From an optimization exercise on the open Yosys and OpenROAD flow, aimed at small area and a short achievable clock period; shortcuts taken in it are not production practice. At most, simulation tests tie the RTL to the original design; equivalence was not proved. The series may have gaps, and a smaller design here may also do less where the tests do not look. Only the layout flow was run in runs 2 to 4; the RTL was not checked for function there.

## flow/design.v in outline (module list and top-level ports)
// module PE_Mul: 1328 lines
// module PE_Acc: 1446 lines
// module C_A222OI: 3 lines
// module C_A22O: 3 lines
// module C_AND2: 3 lines
// module C_AOI21: 3 lines
// module C_FA: 4 lines
// module C_HA: 4 lines
// module C_INV: 3 lines
// module C_MUX2: 3 lines
// module C_MUX2I: 3 lines
// module C_NAND2: 3 lines
// module C_NAND2B: 3 lines
// module C_NOR2: 3 lines
// module C_O21AI: 3 lines
// module C_O22A: 3 lines
// module C_O22AI: 3 lines
// module C_OR2: 3 lines
// module C_XNOR2: 3 lines
// module C_XOR2: 3 lines
// module SystolicArray: 41 lines
// module BoothEnc: 19 lines
// module P_Element: 36 lines
module SystolicArray (
    output [31:0] out0_0, output [31:0] out0_1, output [31:0] out0_2, output [31:0] out0_3,
    output [31:0] out1_0, output [31:0] out1_1, output [31:0] out1_2, output [31:0] out1_3,
    output [31:0] out2_0, output [31:0] out2_1, output [31:0] out2_2, output [31:0] out2_3,
    output [31:0] out3_0, output [31:0] out3_1, output [31:0] out3_2, output [31:0] out3_3,
    input  [31:0] W0_i, input [31:0] W1_i, input [31:0] W2_i, input [31:0] W3_i,
    input  [31:0] N0_i, input [31:0] N1_i, input [31:0] N2_i, input [31:0] N3_i,
    input clk, input reset
);
  // ...
==> flow/flow/run.sh <==
#!/bin/bash
# Standard ORFS layout with three changes:
#  - the timing repair steps are asked for extra setup margin, so that the achieved period is
#    optimised and not just the 25 ns clock;
#  - the port buffers are plain buffers (buf_2) instead of the delay cells buffer_ports picks;
#  - after placement, each output's flip-flop and port buffer are moved next to the output pin
#    (then legalised), so the register-to-output paths are short.
set -o pipefail
ARGS=(SETUP_SLACK_MARGIN=18.4 "BUFFER_PORTS_ARGS=-buffer_cell sky130_fd_sc_hd__buf_2")
bash standard.sh "${ARGS[@]}" place 2>&1 | tee standard_place.log || exit 1
RESDIR=$PWD/orfs/results/sky130hd/SystolicArray/base openroad -no_init -exit flow/move_out.tcl 2>&1 | tee move_out.log || exit 1
bash standard.sh "${ARGS[@]}" finish 2>&1 | tee standard_finish.log
==> flow/flow/move_out.tcl <==
# Move each output port's buffer, and the flip-flop that drives it, next to the port's pin.
proc move_output_flops {} {
  set block [ord::get_db_block]
  set core [$block getCoreArea]
  set cx0 [$core xMin]; set cy0 [$core yMin]; set cx1 [$core xMax]; set cy1 [$core yMax]
  set moved 0
  foreach bterm [$block getBTerms] {
    if {[$bterm getIoType] ne "OUTPUT"} continue
    set net [$bterm getNet]
    if {$net eq "NULL"} continue
    set buf ""
    foreach it [$net getITerms] { if {[$it isOutputSignal]} { set buf [$it getInst] } }
    if {$buf eq ""} continue
    set src ""
    foreach it [$buf getITerms] {
      if {[$it isInputSignal]} {
        set n2 [$it getNet]
        if {$n2 ne "NULL"} { foreach it2 [$n2 getITerms] { if {[$it2 isOutputSignal]} { set src [$it2 getInst] } } }
      }
    }
    if {$src eq ""} continue
    if {![string match "*df*" [[$src getMaster] getName]]} continue
    set bb [$bterm getBBox]
    set px [expr {([$bb xMin] + [$bb xMax]) / 2}]
    set py [expr {([$bb yMin] + [$bb yMax]) / 2}]
    set px [expr {max($cx0, min($cx1 - 20000, $px))}]
    set py [expr {max($cy0, min($cy1 - 5440, $py))}]
    $buf setLocation $px $py
    $buf setPlacementStatus PLACED
    $src setLocation $px $py
    $src setPlacementStatus PLACED
    incr moved
  }
  puts "moved $moved output flip-flops"
}

# run on the placed design, between the place and cts steps of the standard flow
set R $::env(RESDIR)
read_db $R/3_place.odb
move_output_flops
detailed_placement
check_placement
write_db $R/3_place.odb
==> flow/standard.sh <==
#!/bin/bash
# synth_recipe.tcl (not shown) runs the flow's synth.tcl, then flattens the netlist and writes it again
# the make line also repeats each setting of config.mk as NAME=value (left out here)
make -C /OpenROAD-flow-scripts/flow DESIGN_CONFIG=/design/flow/config.mk WORK_HOME=/design/flow/orfs CLKGATE_MAP_FILE= SYNTH_SCRIPT=/design/flow/synth_recipe.tcl "${@:-finish}"
==> flow/config.mk <==
export PLATFORM = sky130hd
export DESIGN_NAME = SystolicArray
export DESIGN_NICKNAME = SystolicArray
export VERILOG_FILES = /design/flow/design.v
export SDC_FILE = /design/flow/constraint.sdc
export NUM_CORES = 8
export LEC_CHECK = 0
export CAP_MARGIN = 20
export CORE_MARGIN = 2
export CORE_UTILIZATION = 40
export SLEW_MARGIN = 20
export SYNTH_HIERARCHICAL = 1
==> flow/constraint.sdc <==
create_clock -name core_clock -period 25.0 [get_ports {clk}]
set_input_delay 5.0000 -clock core_clock [delete_from_list [all_inputs] [get_ports {clk}]]
set_output_delay 5.0000 -clock core_clock [all_outputs]
set_load 0.01 [all_outputs]
Figure 1. Where the registers sit (run 1).
Bar = 200 um. Other sequential cells in the stronger gray, the rest of the logic in the fainter gray.
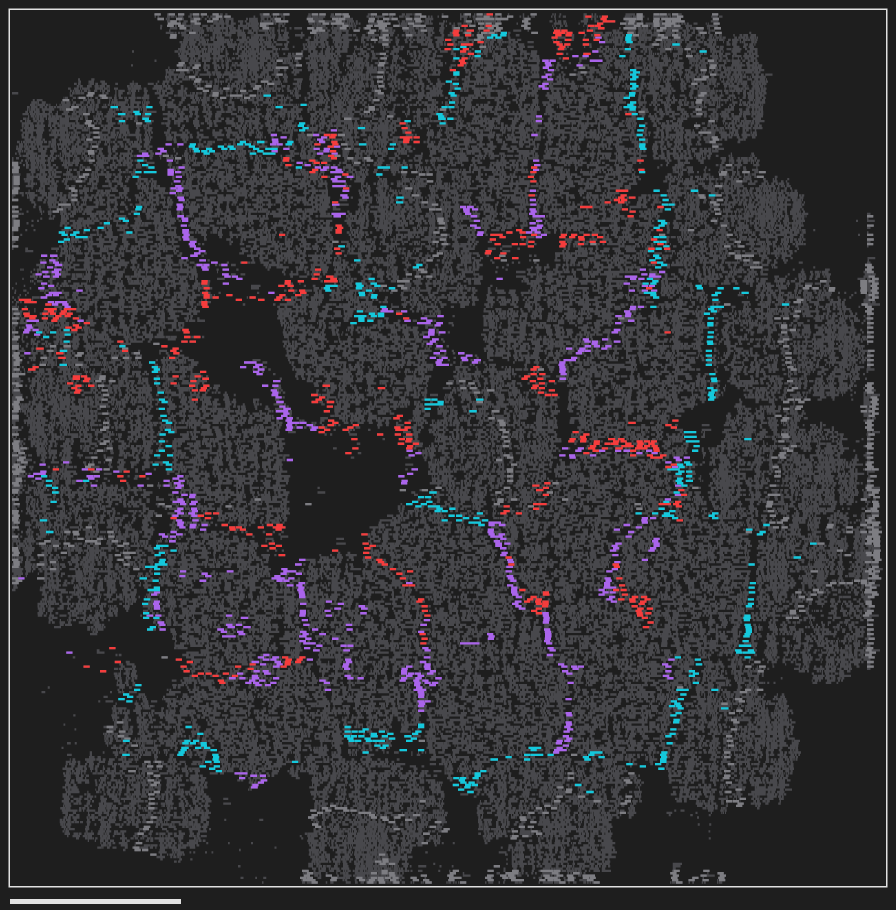
red -> `row.col.pe.lr`  # flops 512
cyan -> `row.col.pe.p`  # flops 544, where spread over the die
purple -> `row.col.pe.tr`  # flops 704
utilization after layout: 47.6%
Seq/total area: 11.6%

Figure 2. Wiring heat map (run 1).
26 x 26 tiles, from black (low) to pale yellow (high), scaled to the fullest tile. Values are wire area over tile area, all layers added.
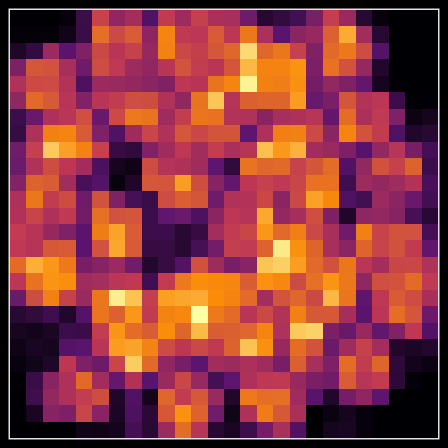
mean over tiles = 0.28
nearly empty tiles = 7.1%
fullest tile = 0.67
tiles over half the peak = 42%
drt total wl: 1720000 um
WL/cell: 27.0 um
Tot GR Track Use: 30.5%
detailed-route via count: 395000

Figure 3. Signal routing as the flow saved it (run 1).
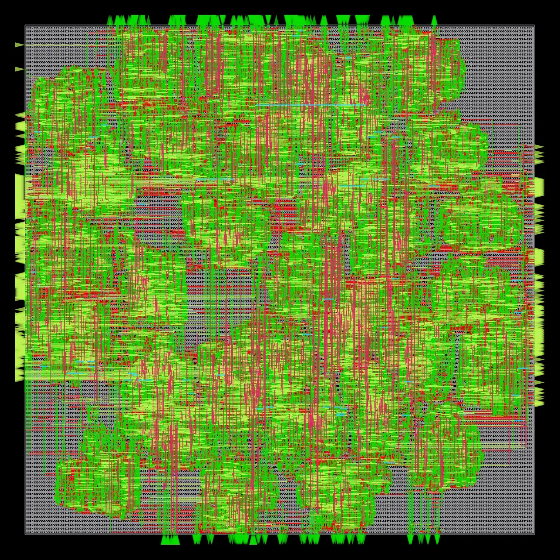
max layer used: met5
wire length on met2: 756000 um
met3 WL: 183000 um
M1 WL: 672000 um

Figure 4. A small window of the routed layout (run 1).
Window x 757 to 782, y 244 to 269 um. Cells in gray, sequential cells in the stronger gray; small squares are vias.
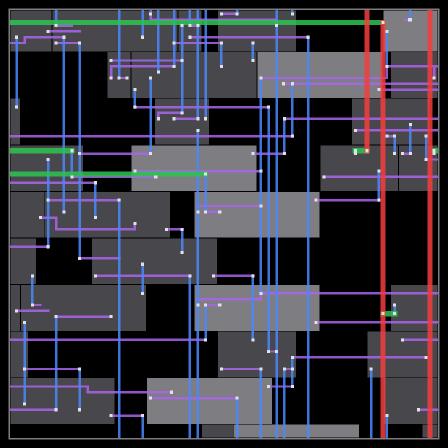
green -> metal 3
red -> metal 4
blue -> metal 2
purple -> metal 1
sequential cells in the window = 5
most frequent = fa_1 (7), ha_1 (6), dfxtp_1 (5)
cells with their middle in the window = 22

==> results.toml, run 1 <==
[timing]
setup_violations = 0
period_minus_slack_ps = 6620
fin_ws_ps = 18380
fin_skew_ps = 101
hold_viol = 0
drv_slew = 0
finalSetupTns_ps = 0

[finish]
largest_reg_flops = 704
nets = 55600
fill_cells = 97700

[setup_path]
reg2reg_slack_ps = 18480
slowest_stage = "dfxtp_1"
arrival_ps = 1620
worstSetupPathType = "register to output pin"
reg2reg_depth = 35

[drt]
dr.pass1.iters = 25
viasPerCell = 6.19
route.detailed.drc = 0

[hold_path]
hold_path.class = "register to register"

[die]
core_mm2 = 1.04
fp-row-count = 375
die_x_um = 1030
fp.dieH_um = 1030

[placement]
dp.final_hpwl_um = 1150000
gp_congestion = 0.953

[synth]
syn_nets = 51400
syn-cell-area_mm2 = 0.418
yosysWarningCount = 8

[cts]
hold_buffers = 0
cts.clk_slew.worst_paths_ps = 60
worstSkewPairLatency_ps = 1160
cts_num_sinks = 2832
cts-root-buf = "clkbuf_16"
clock_path_buffers = 5

[outcome]
status = "no timing/DRC/antenna violations"

[grt]
antenna_found_initial = 185
[run 1: per-layer routing]
layer  share of wire, %  vias to the layer above  global-route usage, %
met5              0.057                        -                      0
met4                6.2                      110                   17.3
met3                 11                     5166                   7.43
met2                 44                    24400                   47.2
met1                 39                   195000                   38.9
li1                   -                   170000                      -
[run 1: area by class of cell]
type	instances	area, um2	share of cell area [%]
Timing Repair inverter	159	1160	0.233
Antenna cell	335	838	0.169
Clock buffer	453	10200	2.06
Timing Repair Buffer	3564	30900	6.22
Tap cell	13900	17500	3.51
Inverter	3504	13700	2.76
Clock inverter	235	3200	0.645
Sequential cell	2832	57700	11.6
Multi-Input combinational cell	38800	362000	72.8
[run 1: stage by stage]
stage	util (%)	hold WS, ps	instance area (um2)	instances
floorplan	-	334	421000	45000
global placement	43.2	336	451000	60700
detailed placement	43.2	336	451000	60700
CTS	46.1	350	480000	62400
global route	47.6	354	497000	63700
finish	47.6	348	497000	63800
Figure 5. Met3 routing (run 1).
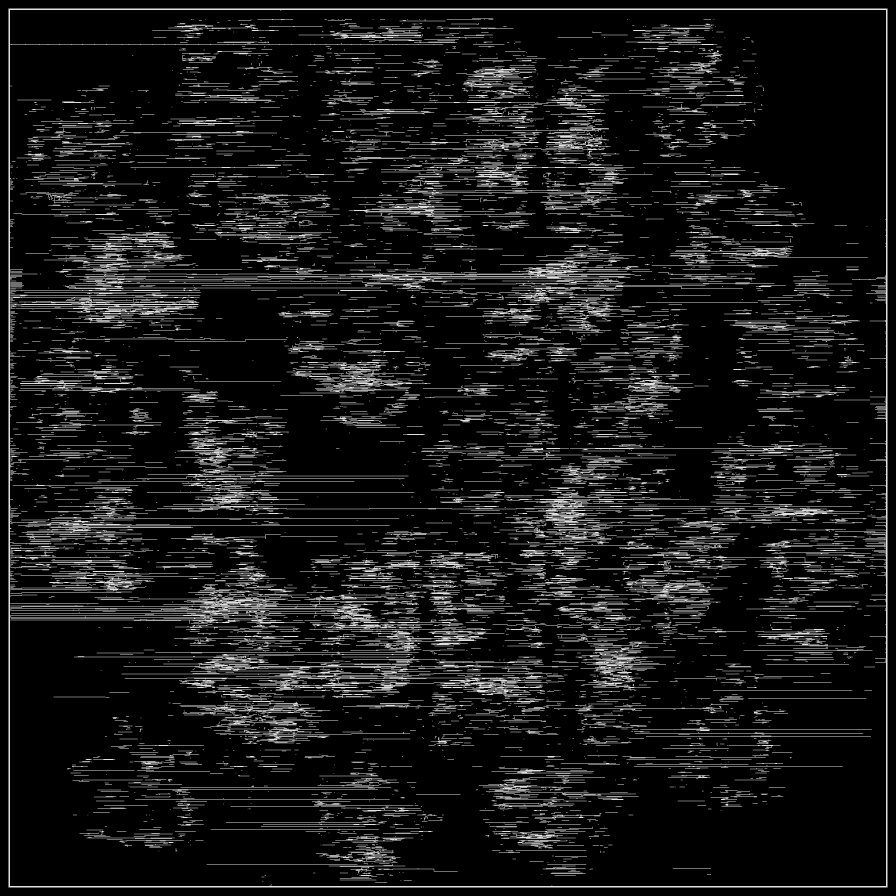

## Run 2: large edit since run 1, in outline
flow/design.v: 2926 -> 2944 lines; modules unchanged: 21
  PE_Mul: edited, 1328 -> 1350 lines
  PE_Acc: edited, 1446 -> 1436 lines
  C_A21O: new, 3 lines
  C_O21A: new, 3 lines
==> module C_O21A as of run 2 <==
module C_O21A (input a1, input a2, input b, output y);
  assign y = (a1 | a2) & b;
endmodule
==> module C_A21O as of run 2 <==
module C_A21O (input a1, input a2, input b, output y);
  assign y = (a1 & a2) | b;
endmodule
Figure 6. Met3 routing (run 2).
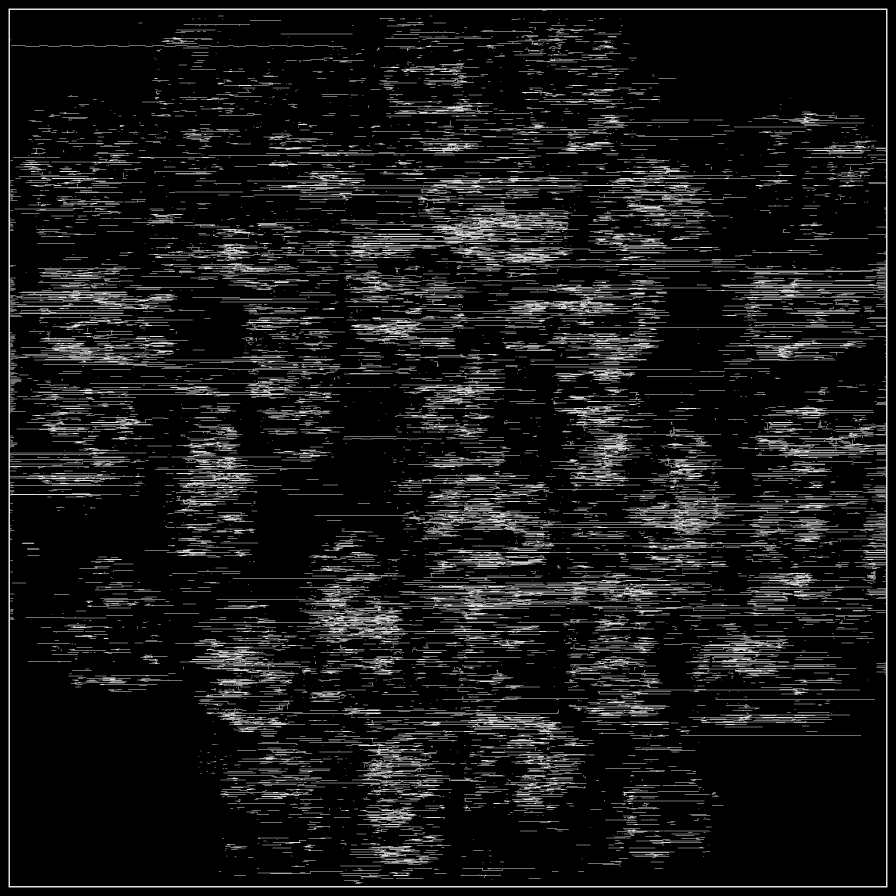
longest straight run = 324 um
share of all routed wire = 11%
wire length on this layer = 184 mm
main direction = horizontal
grt met3 use: 7.43%
detailed-route via count: 399000
drt total wl: 1750000 um

==> run 2 against run 1 <==
Effect of this change:
- die area fell by 0.20%
- sequential cell count did not move
- largest cell class unchanged
- synthesized cell count rose by 0.46%
- critical endpoint is now row[3].col[0].pe.s[3]
- non-clock buffer count fell by 134
- clock-buffer cell count rose by 7
- utilization fell by 0.42 points
==> results.toml, run 2 <==
[outcome]
status = "no timing/DRC/antenna violations"

[drt]
route.detailed.drc = 0
viasPerCell = 6.26

[grt]
antenna_found_initial = 223

[finish]
largest_reg_flops = 704
largest_cell_class = "multi-input gates"
clock_area_share_pct = 2.57
seq-cell-share_pct = 11.7
bufAreaShareNonClock_pct = 5.85
utilization_pct = 47.2
nClkBuffers = 460
fill_cells = 97400
nets = 55000
regArea_mm2 = 0.0577

[setup_path]
slowest_stage = "buf_8"
arrival_ps = 7800
reg2reg_slack_ps = 18380

[placement]
post_dp_cell_area_mm2 = 0.449
gp_congestion = 0.952

[timing]
hold_viol = 0
period_minus_slack_ps = 6820
finalSetupTns_ps = 0
drv_slew = 0
fin_skew_ps = 113
setup_violations = 0

[synth]
syn-cell-area_mm2 = 0.417

[die]
core_mm2 = 1.04
fp-row-count = 375
fp.dieH_um = 1030
die_x_um = 1030

[cts]
cts_num_sinks = 2832
cts.clk_slew.worst_paths_ps = 80
cts-root-buf = "clkbuf_16"

[hold_path]
hold_path.class = "register to register"
Figure 7. A small window of the routed layout (run 2).
Window x 757 to 782, y 244 to 269 um. Cells in gray, sequential cells in the stronger gray; small squares are vias.
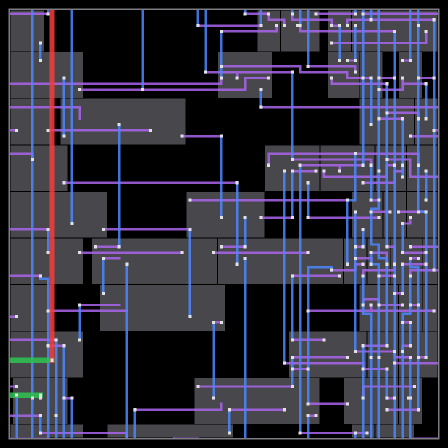

==> run 2: cell types whose count changed in the layout (fill, tap and decap cells not counted), sizes merged, moves of 336 or more <==
| cell | delta |
|---|---|
| xor2 | +544 |
| nand2b | +512 |
| a21oi | -336 |
| nor2 | +587 |
| ha | -656 |
| inv | -788 |
==> run 2: repair_timing <==
| action | CTS | global route |
|---|---|---|
| setup endpoints to repair | 968 | 766 |
| buffers inserted | 508 | 1002 |
| cloned | 247 | 92 |
| gates resized for setup | 1424 | 1518 |
| pin swaps | 281 | 678 |
==> run 2: metrics by stage <==
step                setup slack, ps  hold slack [ps]  instances
finish                        18180              331      63800
global route                  18200              328      63700
CTS                           18310              328      62200
detailed placement            15180              362      60800
global placement              15260              352      60800
floorplan                     17050              334      45300
==> run 2: worst max-delay path: cells and delay by family <==
| family | cells | cell delay, ps |
|---|---|---|
| simple gates | 3 | 670 |
| buf+inv | 5 | 1180 |
| compound gates | 1 | 390 |
==> run 2: metal layers <==
layer	global-route usage, %	vias to the layer above	wire (um)
li1	-	171000	-
met1	39.3	198000	680000
met2	47.9	24700	766000
met3	7.43	5270	184000
met4	18.7	98	117000
met5	0	-	689
Figure 8. Signal routing as the flow saved it (run 2).
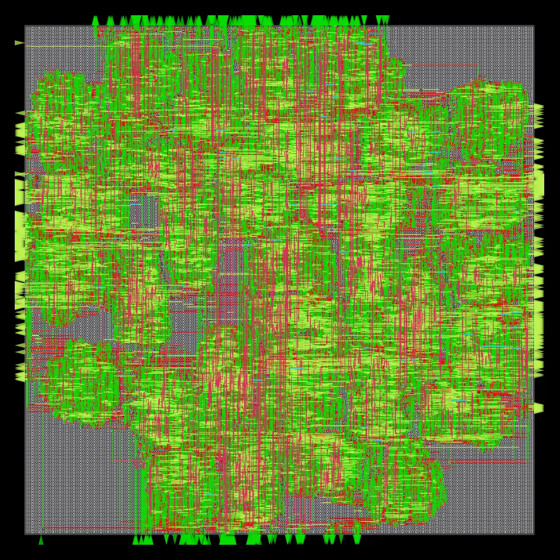

--- run 3: outline of the changes from run 2 ---
flow/design.v: 2944 -> 2839 lines; modules unchanged: 24
  PE_Acc: edited, 1436 -> 1331 lines
Figure 9. Signal routing as the flow saved it (run 3).
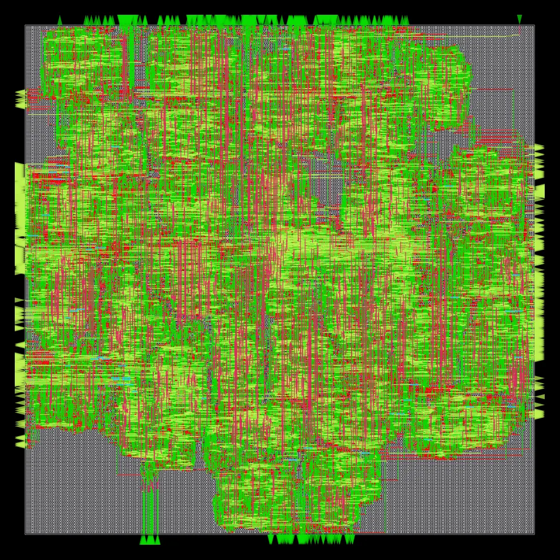
M1 WL: 672000 um
WL/cell: 27.6 um
wire length on met2: 757000 um

Figure 10. A small window of the routed layout (run 3).
Window x 746 to 771, y 240 to 265 um. Cells in gray, sequential cells in the stronger gray; small squares are vias.
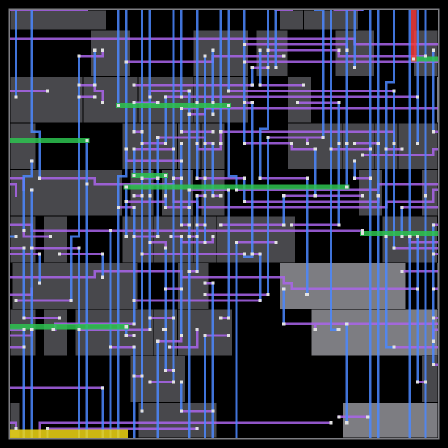
yellow -> metal 5
green -> metal 3
red -> metal 4
purple -> metal 1
blue -> metal 2
most frequent = a21oi_2 (6), o21ai_1 (5)
cells with their middle in the window = 38
sequential cells in the window = 3

==> run 3 against run 2 <==
Effect of this change:
- via count decreased by 2.0%
- maximum frequency decreased by 2.1%
- wire length decreased by 1.1%
- cell count decreased by 2.0%
- synthesized cell count decreased by 3.5%
- clock skew increased by 26 ps
- register-to-register slack got worse by 100 ps
- setup slack got worse by 140 ps
- synthesized area decreased by 2.7%
- global-route usage increased by 0.28 points
==> results.toml, run 3 <==
[finish]
fill_cells = 93800
stdcell_count = 62500
nets = 54000
final_cell_area_mm2 = 0.490

[grt]
antenna_found_initial = 240
busiest_layer = "met2"
grt_usage_pct = 31.3

[outcome]
status = "no timing/DRC/antenna violations"

[placement]
dp.final_hpwl_um = 1140000
post-place-ws_ps = 15280

[timing]
hold_viol = 0

[hold_path]
hold_path.class = "register to register"

[synth]
syn-cell-area_mm2 = 0.406
syn_nets = 49400
yosysWarningCount = 8

[die]
fp.dieH_um = 1010
fp-row-count = 370
core_mm2 = 1.01

[cts]
worstSkewPairLatency_ps = 1170
cts.clk_slew.worst_paths_ps = 60
clock_path_buffers = 5

[setup_path]
cp.depth = 9
critPathBufInv = 6
## run 3: worst reg2reg max path, delay by kind of cell, from the launching register on
family                   cells  cell delay, ps
AND/OR/NAND/NOR              9            1470
adder cells (fa/ha/maj)      1             380
buffers and inverters        6             840
flip-flops                   1             370
AO/OA/AOI/OAI                8            1550
XOR/XNOR                     5             990
multiplexers                 4            1030
## run 3: final cells by class
cell class / count / share of cell area [%]
Antenna cell: 543 / 0.277
Clock buffer: 439 / 2.04
Clock inverter: 241 / 0.581
Inverter: 2400 / 1.94
Multi-Input combinational cell: 38500 / 72.4
Sequential cell: 2832 / 11.8
Tap cell: 13400 / 3.42
Timing Repair Buffer: 3989 / 7.27
Timing Repair inverter: 183 / 0.270
## run 3: what timing repair did
action	4_1_cts	5_1_grt
gates cloned	321	105
gates resized for setup	1624	1770
pin swaps	404	969
setup endpoints to repair	1161	834
setup buffers	832	1240
Figure 11. Where the registers sit (run 3).
Bar = 200 um. Other sequential cells in the stronger gray, the rest of the logic in the fainter gray.
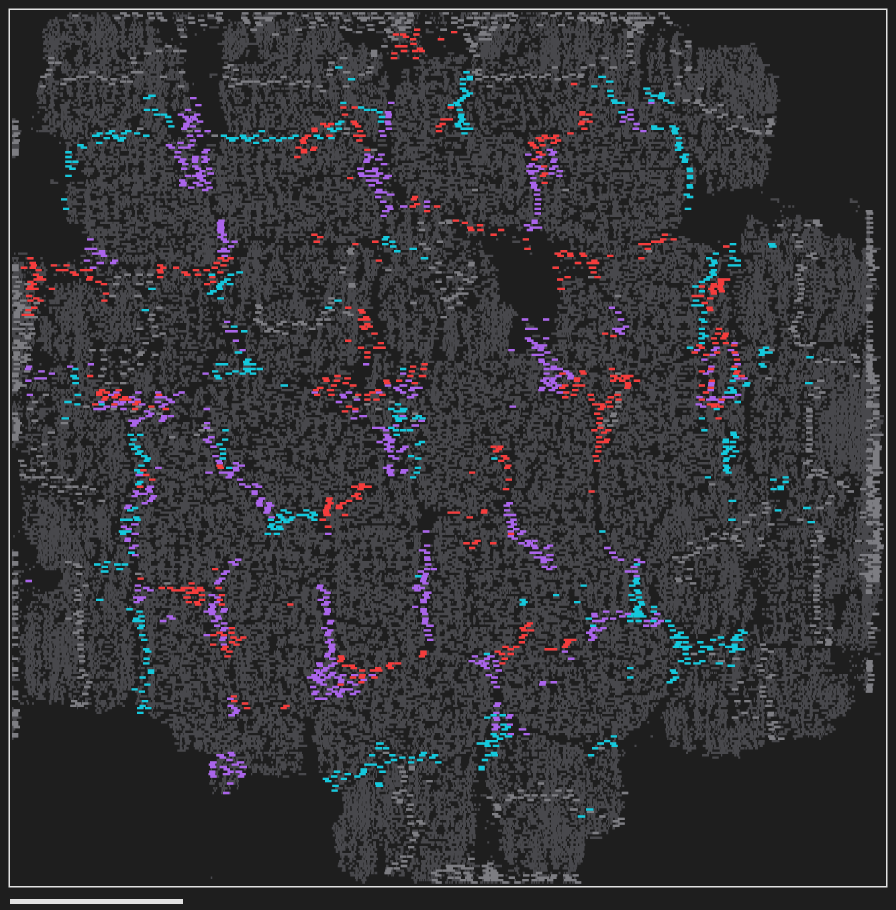

## Run 4: large edit since run 3, in outline
flow/design.v: 2839 -> 2984 lines; modules unchanged: 23
  PE_Mul: edited, 1350 -> 1373 lines
  PE_Acc: edited, 1331 -> 1453 lines
Figure 12. Where the registers sit (run 4).
Bar = 200 um. Other sequential cells in the stronger gray, the rest of the logic in the fainter gray.
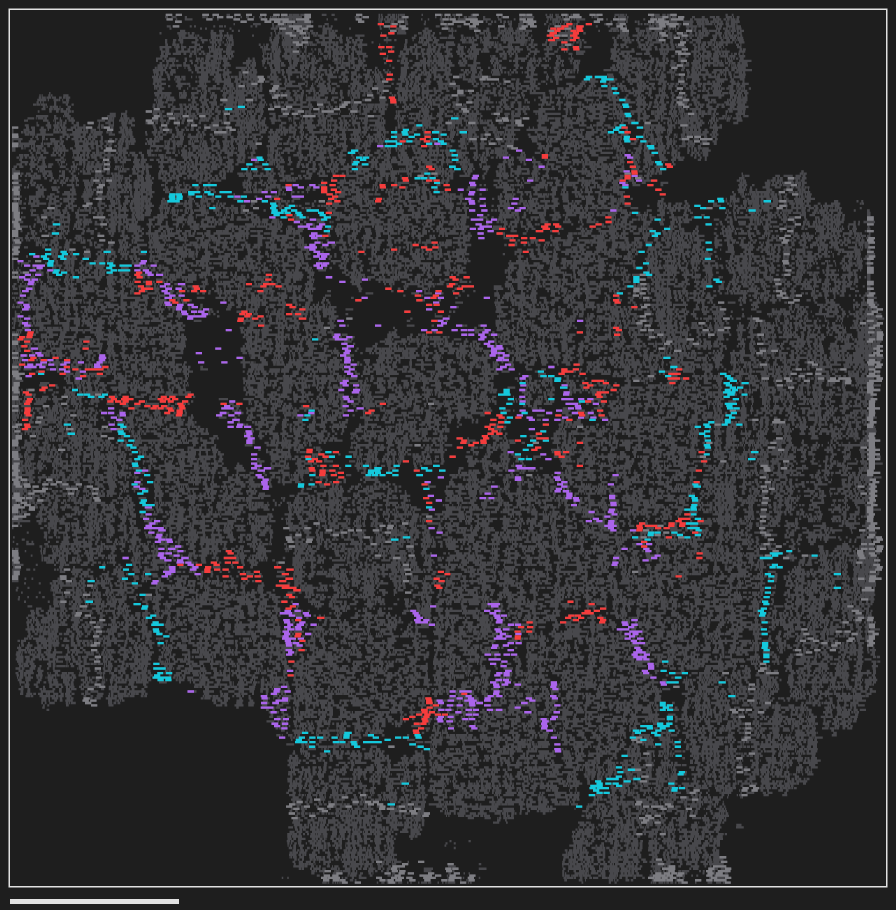
utilization after layout: 47.5%
Seq/total area: 11.5%
register area: 0.0578 mm2

Figure 13. Met3 routing (run 4).
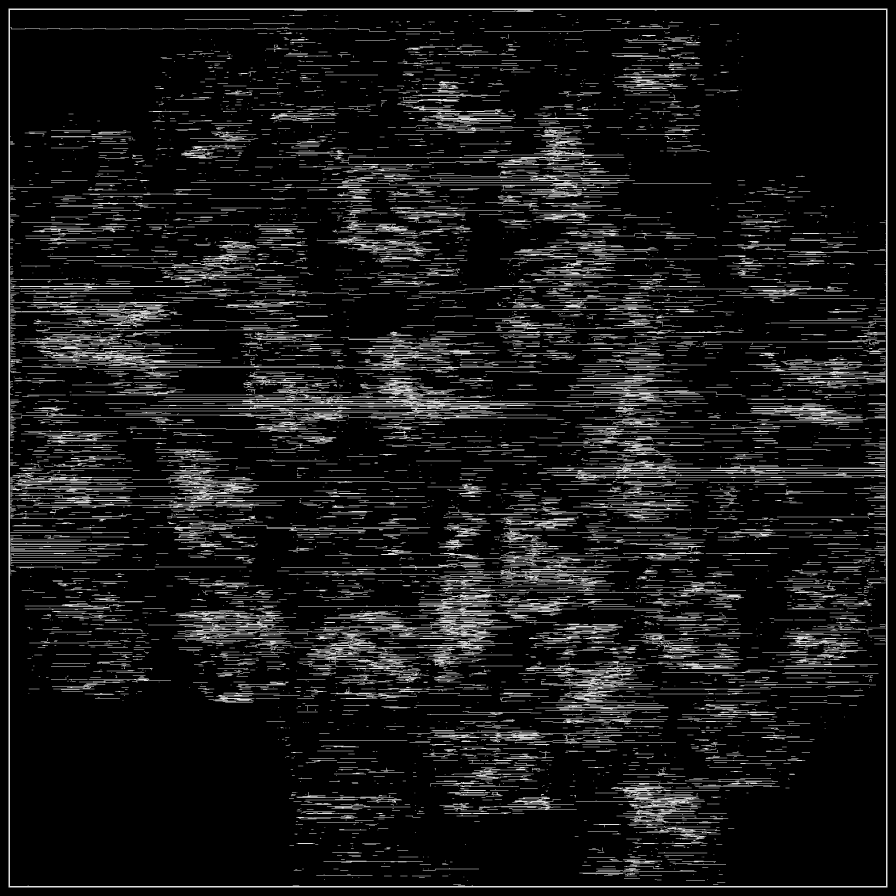
nets with wire on the layer = 6482
main direction = horizontal
longest straight run = 505 um
detailed-route via count: 403000
drt total wl: 1760000 um

==> run 4 against run 3 <==
Effect of this change:
- still clean on timing, DRC and antenna
- hold slack improved by 2.3 ps
- clock-buffer cell count increased by 11
- cell count increased by 3.4%
- first-iteration DRC count decreased by 4.6%
- die area increased by 4.7%
- sequential share of layout area decreased by 0.33 points
- synthesized cell count increased by 5.0%
- highest routed layer unchanged
==> results.toml, run 4 <==
[timing]
hold_viol = 0
fin_ws_ps = 18370
period_minus_slack_ps = 6630
fin_skew_ps = 134

[cts]
cts_num_sinks = 2832
cts-root-buf = "clkbuf_16"
cts.clk_slew.worst_paths_ps = 70
clock_path_buffers = 5
hold_buffers = 0

[finish]
largest_reg_flops = 704
nets = 55700
multiInputGateArea_mm2 = 0.372
fill_cells = 98800

[setup_path]
reg2reg_slack_ps = 18390
worstSetupPathType = "register to output pin"
crit_family = "flip-flops"

[grt]
grt_usage_pct = 30.6

[die]
die_x_um = 1040
fp-row-count = 378
core_mm2 = 1.06

[outcome]
status = "no timing/DRC/antenna violations"

[drt]
dr.pass1.iters = 19
route.detailed.drc = 0

[hold_path]
hold_path.class = "register to register"

[placement]
post-place-ws_ps = 15400
gp_congestion = 0.941

[synth]
syn-cell-area_mm2 = 0.425
syn_nets = 51600
yosysWarningCount = 8
==> run 4: what timing repair did <==
action,CTS,global route
endpoints found under the setup margin,1217,825
cloned,253,85
resized for setup,1678,1667
pin swaps,285,721
hold endpoints to repair,0,0
setup buffers,533,1042
==> run 4: final cells by class <==
cell class / instances / area share (%)
Tap cell: 14100 / 3.49
Timing Repair inverter: 127 / 0.186
Timing Repair Buffer: 3540 / 6.02
Multi-Input combinational cell: 40200 / 73.9
Clock buffer: 450 / 2.01
Antenna cell: 347 / 0.172
Clock inverter: 230 / 0.579
Sequential cell: 2832 / 11.5
Inverter: 2832 / 2.20
==> run 4: per-stage QoR <==
| step | instance area (um2) | hold WS [ps] | instances |
|---|---|---|---|
| after floorplan | 428000 | 334 | 45900 |
| after global placement | 458000 | 339 | 61700 |
| after detailed placement | 458000 | 338 | 61700 |
| after CTS | 486000 | 349 | 63200 |
| after global routing | 504000 | 360 | 64500 |
| final | 504000 | 348 | 64600 |
==> run 4: routing by layer <==
layer	up-vias	track usage, %	part of all wire, %
met3	5492	8.11	10
met5	-	0.0221	0.042
met1	199000	38.4	39
li1	174000	-	-
met2	24300	47.7	44
met4	106	17.3	6.3

-- static timing again, ports no longer ideal --
Ports are ideal in the flow. The routed layouts listed here were re-timed in OpenROAD.
Step 1: set_driving_cell puts a clkbuf_16 on clk and a buf_2 on each other input, an assumption about the parent block.
Step 2 also shifts input and output timing later by t, the mid clock arrival at the registers, as if the neighbouring blocks saw the same clock.
Three values: ideal, step 1, step 2; two values: the first two.
run	shift t [ns]	setup slack, ns	hold WS [ns]
run 1	1.291	18.385 / 18.207 / 17.234	0.348 / 0.348 / 0.348
run 2	1.270	18.181 / 18.224 / 17.020	0.331 / 0.331 / 0.331
run 3	1.267	18.037 / 18.155 / 16.888	0.346 / 0.346 / 0.346
run 4	1.286	18.370 / 18.190 / 17.077	0.348 / 0.348 / 0.348
After both steps every run listed still meets setup and hold. The setup slack of run 4, which loses most, moves by -0.180 ns with the drivers and by -1.293 ns with both steps.
